Source: an optimization exercise on an open RTL-to-GDS flow (aim: small area). Production flows keep margins and buffers that such runs may drop.
Only simulation tests tie the RTL to the original design; equivalence was not proved.
Some runs may be left out. An edit can pass the tests and still lose a function that they never use.

==> flow/design.v, too long to show whole: its modules and the start of the top module <==
// module sgap_conv: 4411 lines
// module fa_cell: 3 lines
// module ha_cell: 3 lines
// module g_and2: 3 lines
// module g_xa: 3 lines
module sgap_conv(clk,reset,ops,filterWeight2,filterWeight3,filterOut2,filterOut3,operands,data,sum);
  // ...
==> flow/flow/run.sh <==
#!/bin/bash
set -euo pipefail
W=$(pwd)
sed 's#^  log_cmd abc {\*}$abc_args#  set abc_args [lreplace $abc_args 0 1 -script '"$W"'/flow/area.abc]\n  log_cmd abc {*}$abc_args#' \
  "$FLOW_HOME/scripts/synth.tcl" > "$W/own_synth_body.tcl"
grep -q "flow/area.abc" "$W/own_synth_body.tcl"
sed 's#source $::env(SCRIPTS_DIR)/synth.tcl#source '"$W"'/own_synth_body.tcl#' synth_recipe.tcl > "$W/own_synth.tcl"
grep -q own_synth_body "$W/own_synth.tcl"
sed 's#SYNTH_SCRIPT=[^ ]*synth_recipe.tcl#SYNTH_SCRIPT='"$W"'/own_synth.tcl '"'"'BUFFER_PORTS_ARGS=-buffer_cell sky130_fd_sc_hd__buf_1'"'"' '"'"'CTS_ARGS=-sink_clustering_enable -repair_clock_nets -sink_clustering_size 16 -sink_clustering_max_diameter 100 -buf_list sky130_fd_sc_hd__clkbuf_8 -dont_use_dummy_load'"'"'#' \
  standard.sh > "$W/own_standard.sh"
grep -q own_synth.tcl "$W/own_standard.sh"
bash "$W/own_standard.sh" finish > "$W/flow.log" 2>&1
==> flow/flow/area.abc <==
strash
dch -f
amap
strash
dch -f
amap
==> flow/standard.sh <==
#!/bin/bash
# synth_recipe.tcl (not shown) runs the flow's synth.tcl, then flattens the netlist and writes it again
# the make line also repeats each setting of config.mk as NAME=value (left out here)
make -C /OpenROAD-flow-scripts/flow DESIGN_CONFIG=/design/flow/config.mk WORK_HOME=/design/flow/orfs CLKGATE_MAP_FILE= SYNTH_SCRIPT=/design/flow/synth_recipe.tcl "${@:-finish}"
==> flow/config.mk <==
export PLATFORM = sky130hd
export DESIGN_NAME = sgap_conv
export DESIGN_NICKNAME = sgap_conv
export VERILOG_FILES = /design/flow/design.v
export SDC_FILE = /design/flow/constraint.sdc
export NUM_CORES = 4
export LEC_CHECK = 0
export ABC_AREA = 1
export CAP_MARGIN = 20
export CORE_MARGIN = 2
export CORE_UTILIZATION = 40
export CTS_BUF_LIST = sky130_fd_sc_hd__clkbuf_8
export CTS_CLUSTER_DIAMETER = 100
export CTS_CLUSTER_SIZE = 16
export GPL_TIMING_DRIVEN = 0
export SLEW_MARGIN = 20
export SYNTH_HIERARCHICAL = 1
==> flow/constraint.sdc <==
create_clock -name core_clock -period 35.0 [get_ports {clk}]
set_input_delay 7.0000 -clock core_clock [delete_from_list [all_inputs] [get_ports {clk}]]
set_output_delay 7.0000 -clock core_clock [all_outputs]
set_load 0.01 [all_outputs]
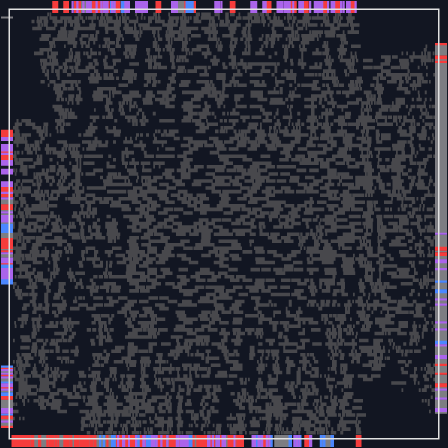
Figure 1: run 1, ports around the boundary.
Pins as bars across the die edge, other pins in grey.
colour	port	pins	direction	edge
red	filterOut2	216	input	112 south, 60 north, 32 west, 12 east
blue	filterWeight3	60	input	30 south, 15 west, 10 north, 5 east
purple	filterWeight2	180	input	77 north, 45 south, 43 west, 15 east
all pins by edge	251 south, 209 east, 159 north, 115 west
IO buf count: 627
Die Span X: 328 um
height of the die: 328 um

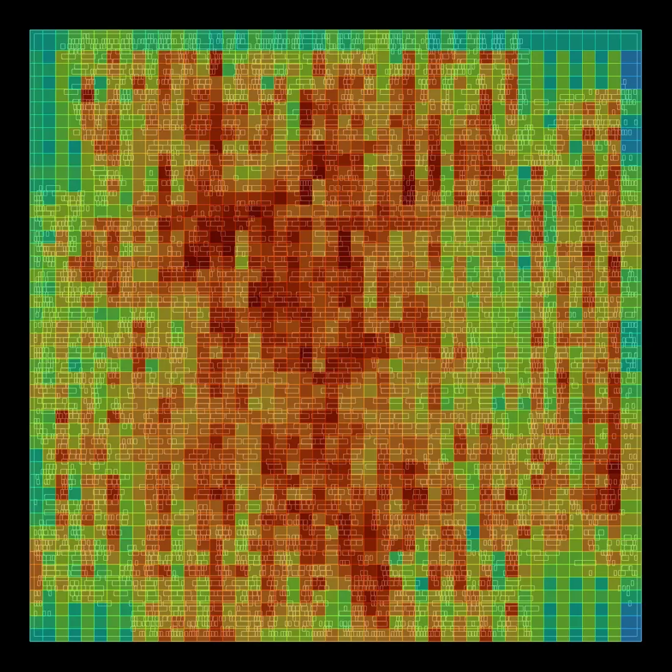
Figure 2: run 1, congestion heat map.
met1 Use GR: 43.8%
met2 GRT Util: 54.6%
Avg WL per Cell: 28.9 um
met3 global-route usage: 8.70%

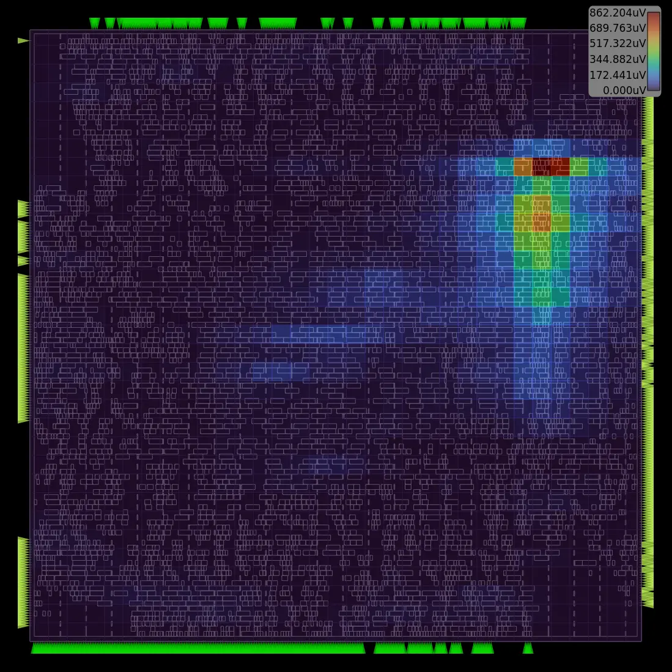
Figure 3: run 1, IR drop over the die.

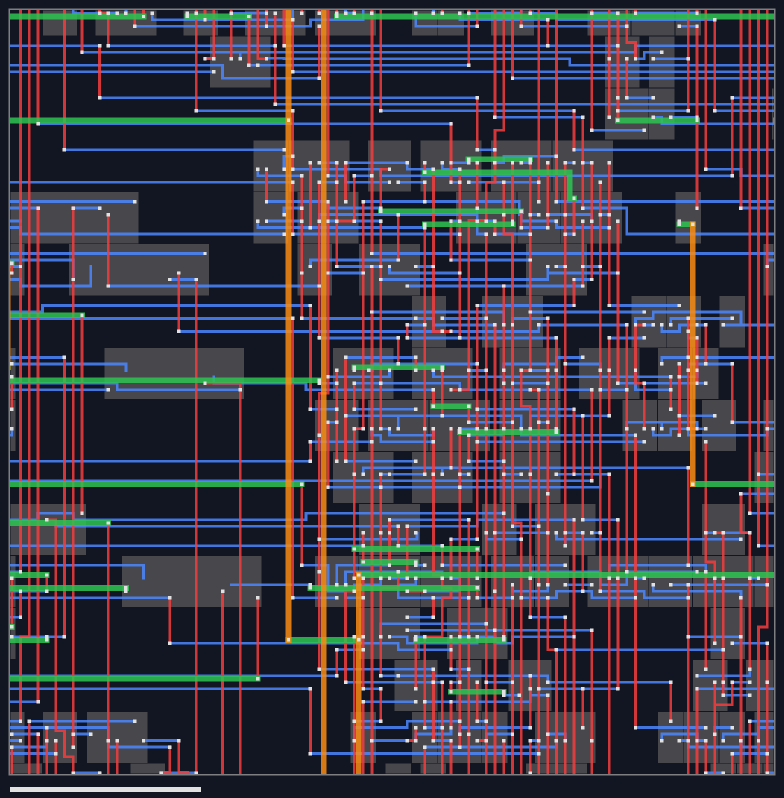
Figure 4: run 1, close-up of the layout.
Bar = 10 um. Window x 226 to 266, y 62 to 102 um. Cells in grey, sequential cells in the stronger grey; small squares are vias.
colour	layer
green	metal 3
orange	metal 4
blue	metal 1
red	metal 2
cells with their middle in the window	79
sequential cells in the window	0
most frequent	o22a_1 (17), o221ai_1 (14)

==> qor.txt, run 1 <==
Initial Utilization: 40.2%
fill count: 10,300
Place WS: 1.63 ns
largest net degree at the start of global routing: 33
Ports: 734
ANT nets after route: 0
Root Buffer: clkbuf_8
post-synthesis sequential area ratio: 12.1%
register area: 5080 um^2
Mapped Nets: 6,056
global route total overflow: 0
Yosys top cell by area: fa_1
CTS tree: done
DR WL met3: 19.6 mm
CP Launch Type: input port
Non-clk invs: 323
fin. max-slew vios: 0
cell depth of the worst setup path: 91
clkbuf count: 19
CP delay by family, top: compound AO/OA/AOI/OAI gates
max cap viols: 0
Die ar.: 108,000 um^2
clk buf depth: 3
fraction of area in multi-input gates: 76.9%
Max H-tree Level: 1
Worst path most repeated cell: nor2_1
Slew @ Worst Pin: 1.06 ns
share of layout cells above drive strength 1: 0.751%
Clock transition at path regs: 0.11 ns
Clock Skews: 0.0440 ns
Post-synth EDFFs: 0
Compound-Gate Fraction of Synth Area: 25.8%
Final min period: 32.73 ns
routability cong.: 1.06
Top class by area: multi-input combinational cells
total routed wirelength: 187 mm
antenna violations before repair: 19
final worst-path cycle share: 93.5%
CP Class: input port to output pin
mean post-synth cell area: 9.55 um^2
DR DRC count: 0
Post-DP HPWL: 165 mm
mapped cell area: 42,100 um^2
worst rel slew slack: 28.6%
vias in the first global route: 40,000
top-count cell post-synth: fa_1
synth top area cells: fa_1 41%, dfxtp_1 8.6%, o22ai_1 7.4%
Main synth FF type: dfxtp_1
dpl cell area: 46,300 um^2
Synth Area in Adders: 43.4%
met1 wire length: 73.0 mm
Largest stage delay, worst path: 0.60 ns
First DRT Iteration DRCs: 4,117
Buf+Inv Stages, Crit Path: 15
Post-Syn Instances: 4,406
fraction of cell area in non-clock buffers: 5.31%
RSZ-0062 raised after global routing: false
ClkCell Share: 0.560%
critical path data required time: 28.00 ns
reg2reg setup slack: 18.12 ns
Yosys cell types: 46
cts hold-fix bufs: 0
Multi-input gate area: 35,900 um^2
synth warn: 7
Max Used Layer: met5
top cell type's share of synthesized area: 40.7%
commonest non-fill, non-tap cell in the layout: fa_1
simple-gate share of the synthesized area: 15.8%
metal2 WL: 85.6 mm
WHS Path Cells: 0
# nets final: 6,711
Via Count: 41,000
row cnt: 119
XOR/XNOR Fraction of Synth Area: 0%
Final Util: 44.5%
ys async rst share: 24.7%
core area: 105,000 um^2
R2R cell count: 40
clock sinks: 239
post-CTS sizing: 0
Vias/cell: 6.35
drt pass-1 iters: 6
Fmax achieved: 30.6 MHz
slowest cell on the critical path: fa_1
Final setup violation count: 0
#FFs+latches synth: 239
Setup Buffers After CTS: 0
outcome: timing/DRC/antenna clean
setup TNS: 0 ns
post-route non-filler standard cell count: 6,460
CP Capture Type: output pin
global-route wire length before repair: 267 mm
# diodes: 10
register fraction of the total cell area: 10.9%
seq_cells: 239
most frequent cells in the layout: 855 x fa_1, 626 x buf_1, 504 x nor2_1, 495 x o22ai_1, 323 x clkinv_1
worst hold margin: 0.335 ns
Crit path arrival time: 25.73 ns
Placed Instances: 6,428
Worst Path Max Fanout: 6
comb_multi_in: 3,844
most frequent cells after synthesis: 855 x fa_1, 505 x nor2_1, 496 x o22ai_1
clock latency on the worst-skew pair: 0.67 ns
Fin. Hold Viols: 0
main combinational cell family by area after synthesis: adder cells
share of synthesized area spent on multiplexers: 0%
Area Growth Syn to Fin: 10.9%
GRT busiest layer: met2
kind of path behind the tightest hold check: register to register
number of flip-flops in the largest register: 108
GRT Overall Usage: 34.0%
Design Area, Final: 46,700 um^2
nonclk buf count: 634
setup slack after layout: 2.27 ns
CTS Buf Count: 19
tapcell count: 1,391
==> run 1 -> run 2 <==
--- a/flow/design.v
+++ b/flow/design.v
@@ -4112,12 +4112,14 @@
 wire t_1502;
 fa_cell t_fa751 (t_1392, t_1446, t_1500, t_1501, t_1502);
 wire [28:0] tot = {t_1502,t_1501,t_1499,t_1497,t_1495,t_1493,t_1491,t_1489,t_1487,t_1485,t_1483,t_1481,t_1479,t_1477,t_1475,t_1473,t_1471,t_1469,t_1467,t_1465,t_1463,t_1461,t_1459,t_1457,t_1455,t_1453,t_1451,t_1449,t_1447};
+reg v2;
 always @(posedge clk or negedge reset)
-  if (!reset) begin
-    acc <= 0; r <= 0;
-  end else begin
-    acc <= tot & {29{v1}}; r <= acc;
-  end
+  if (!reset) v2 <= 1'b0;
+  else v2 <= v1;
+always @(posedge clk) begin
+  acc <= tot & {29{v1}};
+  r <= acc;
+end
 reg [11:0] mx;
 reg [8:0] act;
 integer b, k;
@@ -4404,7 +4406,7 @@
 end
 always @(*)
   case (ops)
-    2'b00: sum = {1'b0, r};
+    2'b00: sum = v2 ? {1'b0, r} : 30'b0;
     2'b01: sum = reset ? {18'b0, mx} : 30'b0;
     2'b10: sum = reset ? {18'b0, avg} : 30'b0;
     default: sum = data[29:0];
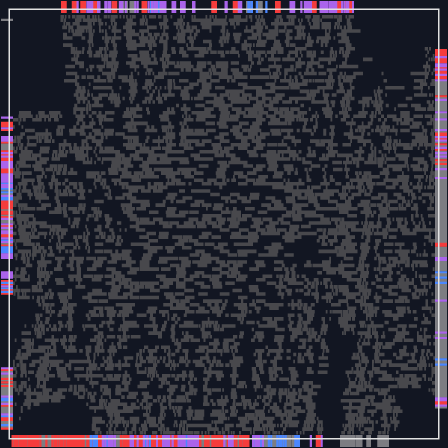
Figure 5: run 2, ports around the boundary.
Pins as bars across the die edge, other pins in grey.
colour	port	pins	direction	edge
purple	filterWeight2	180	input	69 north, 47 south, 39 west, 25 east
red	filterOut2	216	input	108 south, 48 north, 36 west, 24 east
blue	filterWeight3	60	input	28 south, 17 west, 10 north, 5 east
height of the die: 327 um
Die Span X: 327 um

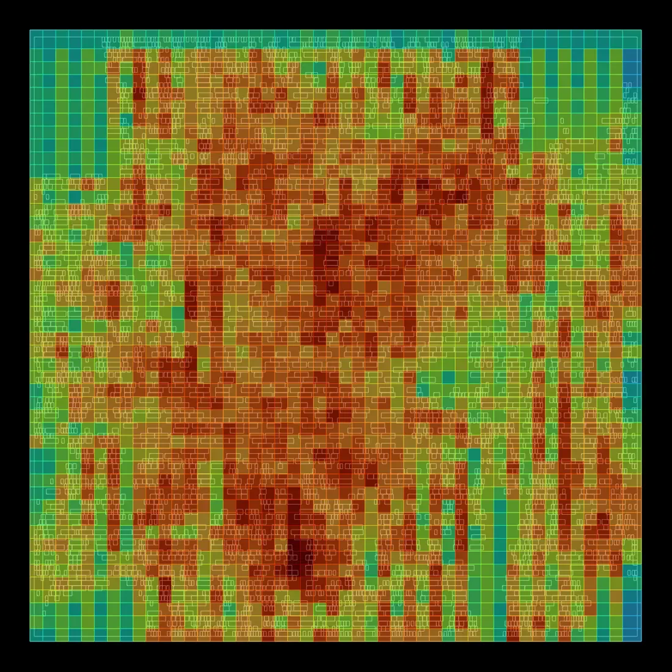
Figure 6: run 2, congestion heat map.
met2 GRT Util: 53.7%
met3 global-route usage: 9.22%

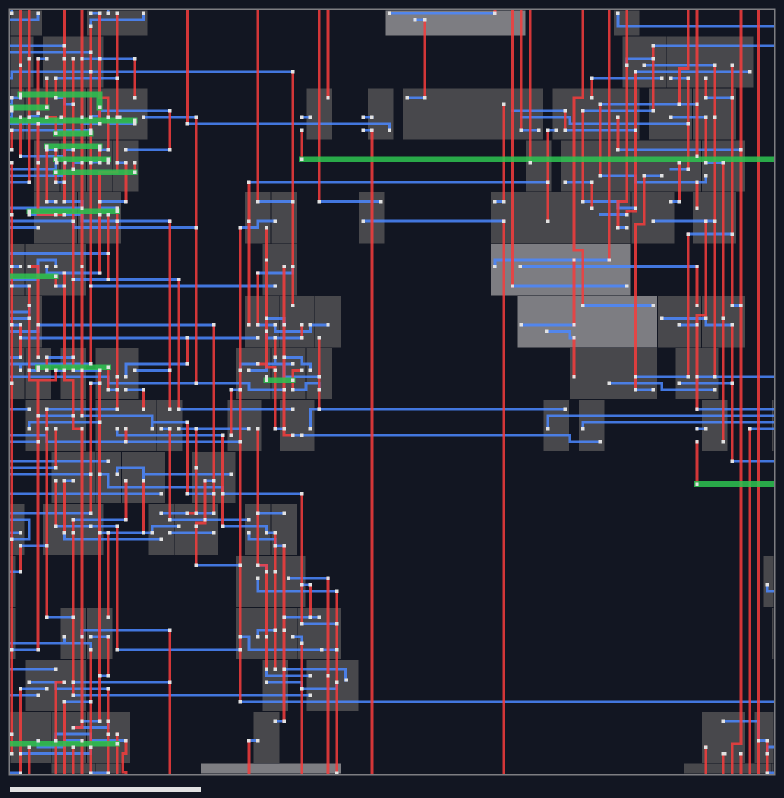
Figure 7: run 2, close-up of the layout.
Bar = 10 um. Window x 226 to 266, y 62 to 102 um. Cells in grey, sequential cells in the stronger grey; small squares are vias.
colour	layer
blue	metal 1
green	metal 3
red	metal 2
sequential cells in the window	2
cells with their middle in the window	74
most frequent	buf_1 (10), and2_0 (9)

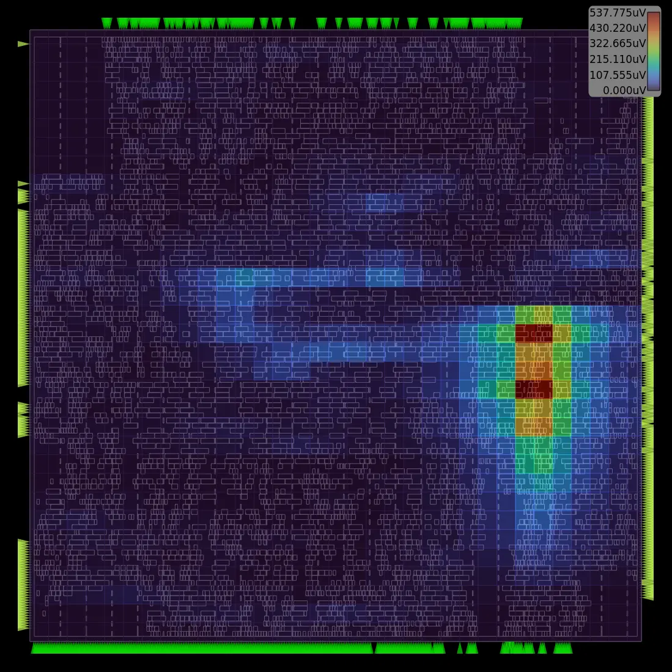
Figure 8: run 2, IR drop over the die.

==> run 2 against run 1 <==
Critical endpoint unchanged. Clock skew rose by 0.040 ns. Largest cell class unchanged. Core utilization rose by 0.13 points. Synthesized area fell by 0.59%. Final cell count barely moved. Clock-buffer cell count rose by 2. Via count rose by 0.23%. Still clean. Synthesized cell count rose by 0.18%. Setup slack improved by 0.25 ns. Non-clock buffer count fell by 5.
==> qor.txt, run 2 <==
outcome: timing/DRC/antenna clean (unchanged)
Top class by area: multi-input combinational cells (unchanged)
Post-Syn Instances: 4,414 (was 4,406)
#FFs+latches synth: 240 (was 239)
max cap viols: 0 (unchanged)
DR WL met3: 20.6 mm (was 19.6 mm)
share of synthesized area spent on multiplexers: 0% (unchanged)
post-synthesis sequential area ratio: 11.5% (was 12.1%)
CP Launch Type: input port (unchanged)
# nets final: 6,716 (was 6,711)
post-CTS sizing: 0 (unchanged)
ANT nets after route: 0 (unchanged)
Clock transition at path regs: 0.09 ns (was 0.11 ns)
comb_multi_in: 3,855 (was 3,844)
share of layout cells above drive strength 1: 0.553% (was 0.751%)
Placed Instances: 6,422 (was 6,428)
metal2 WL: 83.4 mm (was 85.6 mm)
Crit path arrival time: 25.47 ns (was 25.73 ns)
global route total overflow: 0 (unchanged)
dpl cell area: 45,900 um^2 (was 46,300 um^2)
most frequent cells in the layout: 855 x fa_1, 625 x buf_1, 512 x nor2_1, 486 x o22ai_1, 319 x clkinv_1 (was 855 x fa_1, 626 x buf_1, 504 x nor2_1, 495 x o22ai_1, 323 x clkinv_1)
Max H-tree Level: 1 (unchanged)
CP Capture Type: output pin (unchanged)
top cell type's share of synthesized area: 40.9% (was 40.7%)
Post-synth EDFFs: 0 (unchanged)
met1 wire length: 72.7 mm (was 73.0 mm)
Die ar.: 107,000 um^2 (was 108,000 um^2)
Final min period: 32.47 ns (was 32.73 ns)
top-count cell post-synth: fa_1 (unchanged)
largest net degree at the start of global routing: 33 (unchanged)
critical path data required time: 28.00 ns (about the same)
nonclk buf count: 629 (was 634)
# diodes: 13 (was 10)
number of flip-flops in the largest register: 108 (unchanged)
tapcell count: 1,380 (was 1,391)
fin. max-slew vios: 0 (unchanged)
Vias/cell: 6.36 (was 6.35)
Fin. Hold Viols: 0 (unchanged)
final worst-path cycle share: 92.8% (was 93.5%)
worst hold margin: 0.303 ns (was 0.335 ns)
Design Area, Final: 46,300 um^2 (was 46,700 um^2)
drt pass-1 iters: 6 (unchanged)
Clock Skews: 0.0838 ns (was 0.0440 ns)
Final setup violation count: 0 (unchanged)
cts hold-fix bufs: 0 (unchanged)
row cnt: 118 (was 119)
Setup Buffers After CTS: 0 (unchanged)
Fmax achieved: 30.8 MHz (was 30.6 MHz)
routability cong.: 1.10 (was 1.06)
commonest non-fill, non-tap cell in the layout: fa_1 (unchanged)
Main synth FF type: dfxtp_1 (unchanged)
Worst path most repeated cell: nor2_1 (unchanged)
R2R cell count: 40 (unchanged)
simple-gate share of the synthesized area: 16.1% (was 15.8%)
GRT Overall Usage: 33.7% (was 34.0%)
Ports: 734 (unchanged)
GRT busiest layer: met2 (unchanged)
met1 Use GR: 44.2% (was 43.8%)
most frequent cells after synthesis: 855 x fa_1, 512 x nor2_1, 486 x o22ai_1 (was 855 x fa_1, 505 x nor2_1, 496 x o22ai_1)
DR DRC count: 0 (unchanged)
Synth Area in Adders: 43.6% (was 43.4%)
First DRT Iteration DRCs: 4,269 (was 4,117)
clkbuf count: 21 (was 19)
register area: 4810 um^2 (was 5080 um^2)
Yosys cell types: 41 (was 46)
ClkCell Share: 0.625% (was 0.560%)
post-route non-filler standard cell count: 6,457 (was 6,460)
Max Used Layer: met5 (unchanged)
setup TNS: 0 ns (unchanged)
fraction of area in multi-input gates: 77.5% (was 76.9%)
core area: 104,000 um^2 (was 105,000 um^2)
clk buf depth: 3 (unchanged)
worst rel slew slack: 24.1% (was 28.6%)
Root Buffer: clkbuf_8 (unchanged)
setup slack after layout: 2.53 ns (was 2.27 ns)
main combinational cell family by area after synthesis: adder cells (unchanged)
Slew @ Worst Pin: 1.13 ns (was 1.06 ns)
Final Util: 44.6% (was 44.5%)
XOR/XNOR Fraction of Synth Area: 0% (unchanged)
mean post-synth cell area: 9.48 um^2 (was 9.55 um^2)
Multi-input gate area: 35,800 um^2 (was 35,900 um^2)
CP delay by family, top: compound AO/OA/AOI/OAI gates (unchanged)
synth top area cells: fa_1 41%, dfxtp_1 11%, o22ai_1 7.3% (was fa_1 41%, dfxtp_1 8.6%, o22ai_1 7.4%)
antenna violations before repair: 23 (was 19)
Largest stage delay, worst path: 0.59 ns (was 0.60 ns)
Initial Utilization: 40.4% (was 40.2%)
Buf+Inv Stages, Crit Path: 15 (unchanged)
clock latency on the worst-skew pair: 0.68 ns (was 0.67 ns)
WHS Path Cells: 0 (unchanged)
mapped cell area: 41,800 um^2 (was 42,100 um^2)
reg2reg setup slack: 18.11 ns (was 18.12 ns)
Via Count: 41,100 (was 41,000)
cell depth of the worst setup path: 88 (was 91)
synth warn: 7 (unchanged)
vias in the first global route: 40,000 (about the same)
Post-DP HPWL: 163 mm (was 165 mm)
CP Class: input port to output pin (unchanged)
RSZ-0062 raised after global routing: false (unchanged)
==> run 2 -> run 3 <==
--- a/flow/design.v
+++ b/flow/design.v
@@ -4112,12 +4112,15 @@
 wire t_1502;
 fa_cell t_fa751 (t_1392, t_1446, t_1500, t_1501, t_1502);
 wire [28:0] tot = {t_1502,t_1501,t_1499,t_1497,t_1495,t_1493,t_1491,t_1489,t_1487,t_1485,t_1483,t_1481,t_1479,t_1477,t_1475,t_1473,t_1471,t_1469,t_1467,t_1465,t_1463,t_1461,t_1459,t_1457,t_1455,t_1453,t_1451,t_1449,t_1447};
-reg v2;
+reg v2, v3;
 always @(posedge clk or negedge reset)
-  if (!reset) v2 <= 1'b0;
-  else v2 <= v1;
+  if (!reset) begin
+    v2 <= 1'b0; v3 <= 1'b0;
+  end else begin
+    v2 <= v1; v3 <= v2;
+  end
 always @(posedge clk) begin
-  acc <= tot & {29{v1}};
+  acc <= tot;
   r <= acc;
 end
 reg [11:0] mx;
@@ -4406,7 +4409,7 @@
 end
 always @(*)
   case (ops)
-    2'b00: sum = v2 ? {1'b0, r} : 30'b0;
+    2'b00: sum = v3 ? {1'b0, r} : 30'b0;
     2'b01: sum = reset ? {18'b0, mx} : 30'b0;
     2'b10: sum = reset ? {18'b0, avg} : 30'b0;
     default: sum = data[29:0];
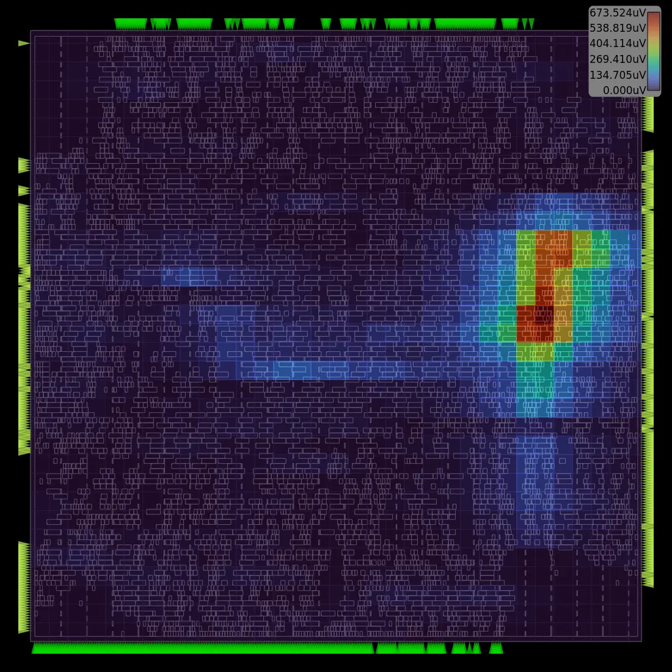
Figure 9: run 3, IR drop over the die.

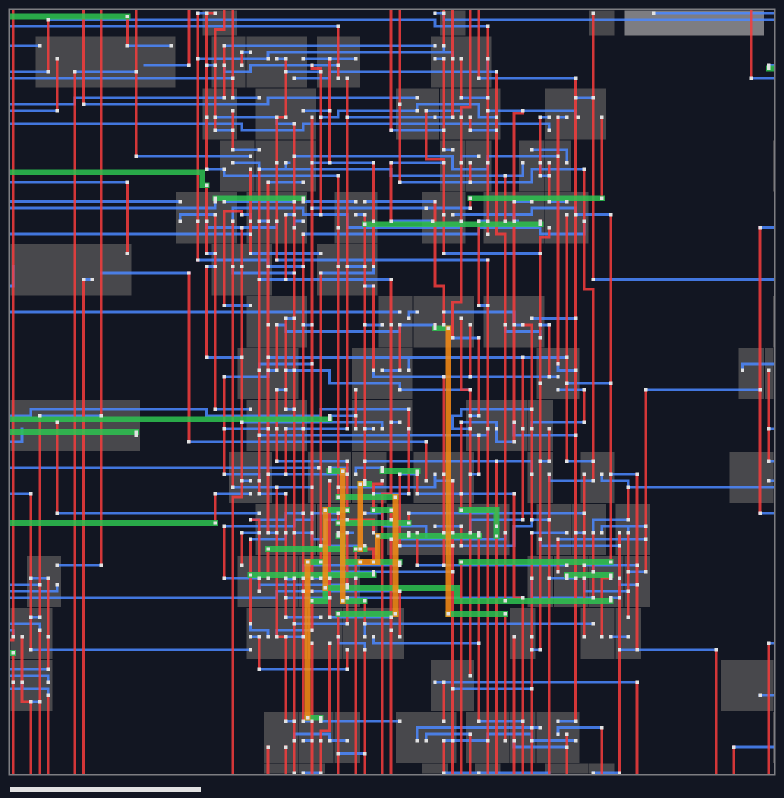
Figure 10: run 3, close-up of the layout.
Bar = 10 um. Window x 225 to 265, y 62 to 102 um. Cells in grey, sequential cells in the stronger grey; small squares are vias.
colour	layer
green	metal 3
blue	metal 1
red	metal 2
orange	metal 4
most frequent	o22a_1 (18), o221ai_1 (13)
sequential cells in the window	0
cells with their middle in the window	76

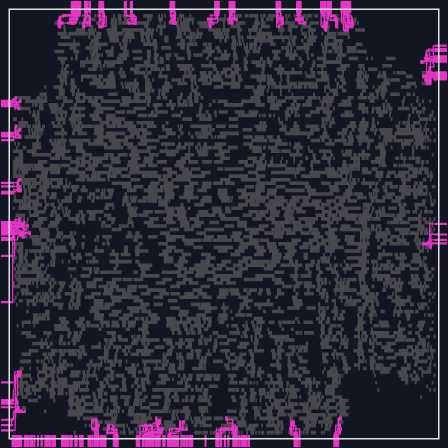
Figure 11: run 3, port wiring.
colour	port	bits	direction	edge	end cells	wire
magenta	filterOut2	216	input	112 south, 56 north, 32 west, 16 east	144	2,490 um
Ports: 734

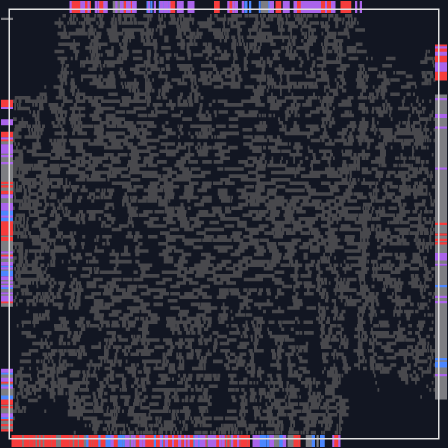
Figure 12: run 3, ports around the boundary.
Pins as bars across the die edge, other pins in grey.
colour	port	pins	direction	edge
blue	filterWeight3	60	input	30 south, 15 west, 10 north, 5 east
purple	filterWeight2	180	input	73 north, 47 south, 39 west, 21 east
red	filterOut2	216	input	112 south, 56 north, 32 west, 16 east
all pins by edge	250 south, 191 east, 151 north, 142 west
Die Span X: 327 um
height of the die: 327 um

==> run 3 against run 2 <==
Clock-buffer cell count is 1 lower. Wire length is 0.60% higher. First-iteration DRC count is 17% higher. Synthesized cell count is 0.63% lower. Critical path type unchanged. Highest routed layer unchanged.
==> qor.txt, run 3 <==
GRT busiest layer: met2 (unchanged)
worst hold margin: 0.276 ns (was 0.303 ns)
mapped cell area: 41,700 um^2 (was 41,800 um^2)
worst rel slew slack: 27.1% (was 24.1%)
CTS tree: done (unchanged)
CP Class: input port to output pin (unchanged)
met1 Use GR: 44.6% (was 44.2%)
Main synth FF type: dfxtp_1 (unchanged)
post-CTS sizing: 0 (unchanged)
Max Used Layer: met5 (unchanged)
Initial Utilization: 40.3% (was 40.4%)
vias in the first global route: 39,900 (was 40,000)
Post-DP HPWL: 163 mm (about the same)
CTS Buf Count: 20 (was 21)
Synth Area in Adders: 43.8% (was 43.6%)
met2 GRT Util: 55.1% (was 53.7%)
drt pass-1 iters: 8 (was 6)
register area: 4840 um^2 (was 4810 um^2)
setup TNS: 0 ns (unchanged)
WHS Path Cells: 0 (unchanged)
setup slack after layout: 2.03 ns (was 2.53 ns)
routability cong.: 1.06 (was 1.10)
Worst Path Max Fanout: 7 (unchanged)
main combinational cell family by area after synthesis: adder cells (unchanged)
clk buf depth: 3 (unchanged)
nonclk buf count: 631 (was 629)
final worst-path cycle share: 94.2% (was 92.8%)
CP Launch Type: input port (unchanged)
ANT nets after route: 0 (unchanged)
ClkCell Share: 0.596% (was 0.625%)
reg2reg setup slack: 18.71 ns (was 18.11 ns)
largest net degree at the start of global routing: 28 (was 33)
comb_multi_in: 3,822 (was 3,855)
row cnt: 118 (unchanged)
Worst path most repeated cell: o22ai_1 (was nor2_1)
Top class by area: multi-input combinational cells (unchanged)
IO buf count: 627 (unchanged)
Fin. Hold Viols: 0 (unchanged)
dpl cell area: 45,800 um^2 (was 45,900 um^2)
core area: 103,000 um^2 (was 104,000 um^2)
#FFs+latches synth: 241 (was 240)
metal2 WL: 85.4 mm (was 83.4 mm)
Setup Buffers After CTS: 0 (unchanged)
ys async rst share: 1.24% (was 0.833%)
Final min period: 32.97 ns (was 32.47 ns)
Crit path arrival time: 25.97 ns (was 25.47 ns)
top cell type's share of synthesized area: 41.1% (was 40.9%)
Buf+Inv Stages, Crit Path: 16 (was 15)
Post-Syn Instances: 4,386 (was 4,414)
Post-synth EDFFs: 0 (unchanged)
commonest non-fill, non-tap cell in the layout: fa_1 (unchanged)
fraction of cell area in non-clock buffers: 5.26% (was 5.12%)
Non-clk invs: 323 (was 319)
Root Buffer: clkbuf_8 (unchanged)
CP delay by family, top: compound AO/OA/AOI/OAI gates (unchanged)
met1 wire length: 73.1 mm (was 72.7 mm)
antenna violations before repair: 16 (was 23)
Final Util: 44.6% (about the same)
kind of path behind the tightest hold check: register to register (unchanged)
Yosys cell types: 45 (was 41)
Placed Instances: 6,397 (was 6,422)
Clock Skews: 0.0734 ns (was 0.0838 ns)
fin. max-slew vios: 0 (unchanged)
fraction of area in multi-input gates: 77.2% (was 77.5%)
simple-gate share of the synthesized area: 15.7% (was 16.1%)
Avg WL per Cell: 28.9 um (was 28.6 um)
DR DRC count: 0 (unchanged)
seq_cells: 241 (was 240)
Place WS: 2.27 ns (was 2.83 ns)
DR WL met3: 19.6 mm (was 20.6 mm)
First DRT Iteration DRCs: 5,000 (was 4,269)
Mapped Nets: 6,036 (was 6,064)
Max H-tree Level: 1 (unchanged)
share of layout cells above drive strength 1: 0.596% (was 0.553%)
most frequent cells in the layout: 855 x fa_1, 625 x buf_1, 506 x nor2_1, 495 x o22ai_1 (was 855 x fa_1, 625 x buf_1, 512 x nor2_1, 486 x o22ai_1, 319 x clkinv_1)
share of synthesized area spent on multiplexers: 0% (unchanged)
total routed wirelength: 186 mm (was 185 mm)
cts hold-fix bufs: 0 (unchanged)
Slew @ Worst Pin: 1.09 ns (was 1.13 ns)
Fmax achieved: 30.3 MHz (was 30.8 MHz)
cell depth of the worst setup path: 89 (was 88)
Vias/cell: 6.42 (was 6.36)
fill count: 10,200 (about the same)
max cap viols: 0 (unchanged)
XOR/XNOR Fraction of Synth Area: 0% (unchanged)
Clock transition at path regs: 0.11 ns (was 0.09 ns)
global-route wire length before repair: 267 mm (was 266 mm)
outcome: timing/DRC/antenna clean (unchanged)
met3 global-route usage: 8.67% (was 9.22%)
synth top area cells: fa_1 41%, dfxtp_1 11%, o22ai_1 7.4% (was fa_1 41%, dfxtp_1 11%, o22ai_1 7.3%)
global route total overflow: 0 (unchanged)
Multi-input gate area: 35,600 um^2 (was 35,800 um^2)
synth warn: 7 (unchanged)
Compound-Gate Fraction of Synth Area: 26.0% (was 25.9%)
top-count cell post-synth: fa_1 (unchanged)
Area Growth Syn to Fin: 10.7% (was 10.6%)
mean post-synth cell area: 9.50 um^2 (was 9.48 um^2)
critical path data required time: 28.00 ns (about the same)
# nets final: 6,689 (was 6,716)
Via Count: 41,300 (was 41,100)
R2R cell count: 40 (unchanged)
Die ar.: 107,000 um^2 (about the same)
Design Area, Final: 46,100 um^2 (was 46,300 um^2)
most frequent cells after synthesis: 855 x fa_1, 506 x nor2_1, 495 x o22ai_1 (was 855 x fa_1, 512 x nor2_1, 486 x o22ai_1)
post-route non-filler standard cell count: 6,429 (was 6,457)
clkbuf count: 20 (was 21)
Yosys top cell by area: fa_1 (unchanged)
GRT Overall Usage: 34.1% (was 33.7%)
slowest cell on the critical path: fa_1 (unchanged)
CP Capture Type: output pin (unchanged)
register fraction of the total cell area: 10.5% (was 10.4%)
post-synthesis sequential area ratio: 11.6% (was 11.5%)
RSZ-0062 raised after global routing: false (unchanged)
Largest stage delay, worst path: 0.60 ns (was 0.59 ns)
tapcell count: 1,380 (unchanged)
Final setup violation count: 0 (unchanged)
# diodes: 12 (was 13)
clock latency on the worst-skew pair: 0.70 ns (was 0.68 ns)
number of flip-flops in the largest register: 108 (unchanged)
clock sinks: 241 (was 240)

[what the ideal ports hide]
The flow's constraints put no driver on any port. The routed layouts listed below were extracted and timed again, unchanged, in two steps. Step 1 assumes that a clkbuf_16 drives the clock port and a buf_2 every other input. Step 2 also shifts input and output timing later by t, the mid clock arrival at the registers, as if the neighbouring blocks saw the same clock. Slacks: ideal / step 1 / step 2; pairs: ideal / step 1.
| run | shift t [ns] | setup slack, ns | worst hold slack (ns) |
|---|---|---|---|
| run 1 | 0.718 | 2.272 / 2.235 / 2.235 | 0.335 / 0.335 / 0.335 |
| run 2 | 0.722 | 2.525 / 2.434 / 2.434 | 0.303 / 0.303 / 0.303 |
| run 3 | 0.733 | 2.034 / 1.999 / 1.999 | 0.276 / 0.276 / 0.276 |
After both steps setup and hold are still met in every run listed. For run 2, which loses most, drivers alone change the setup slack by -0.091 ns; drivers and shift together by -0.091 ns.
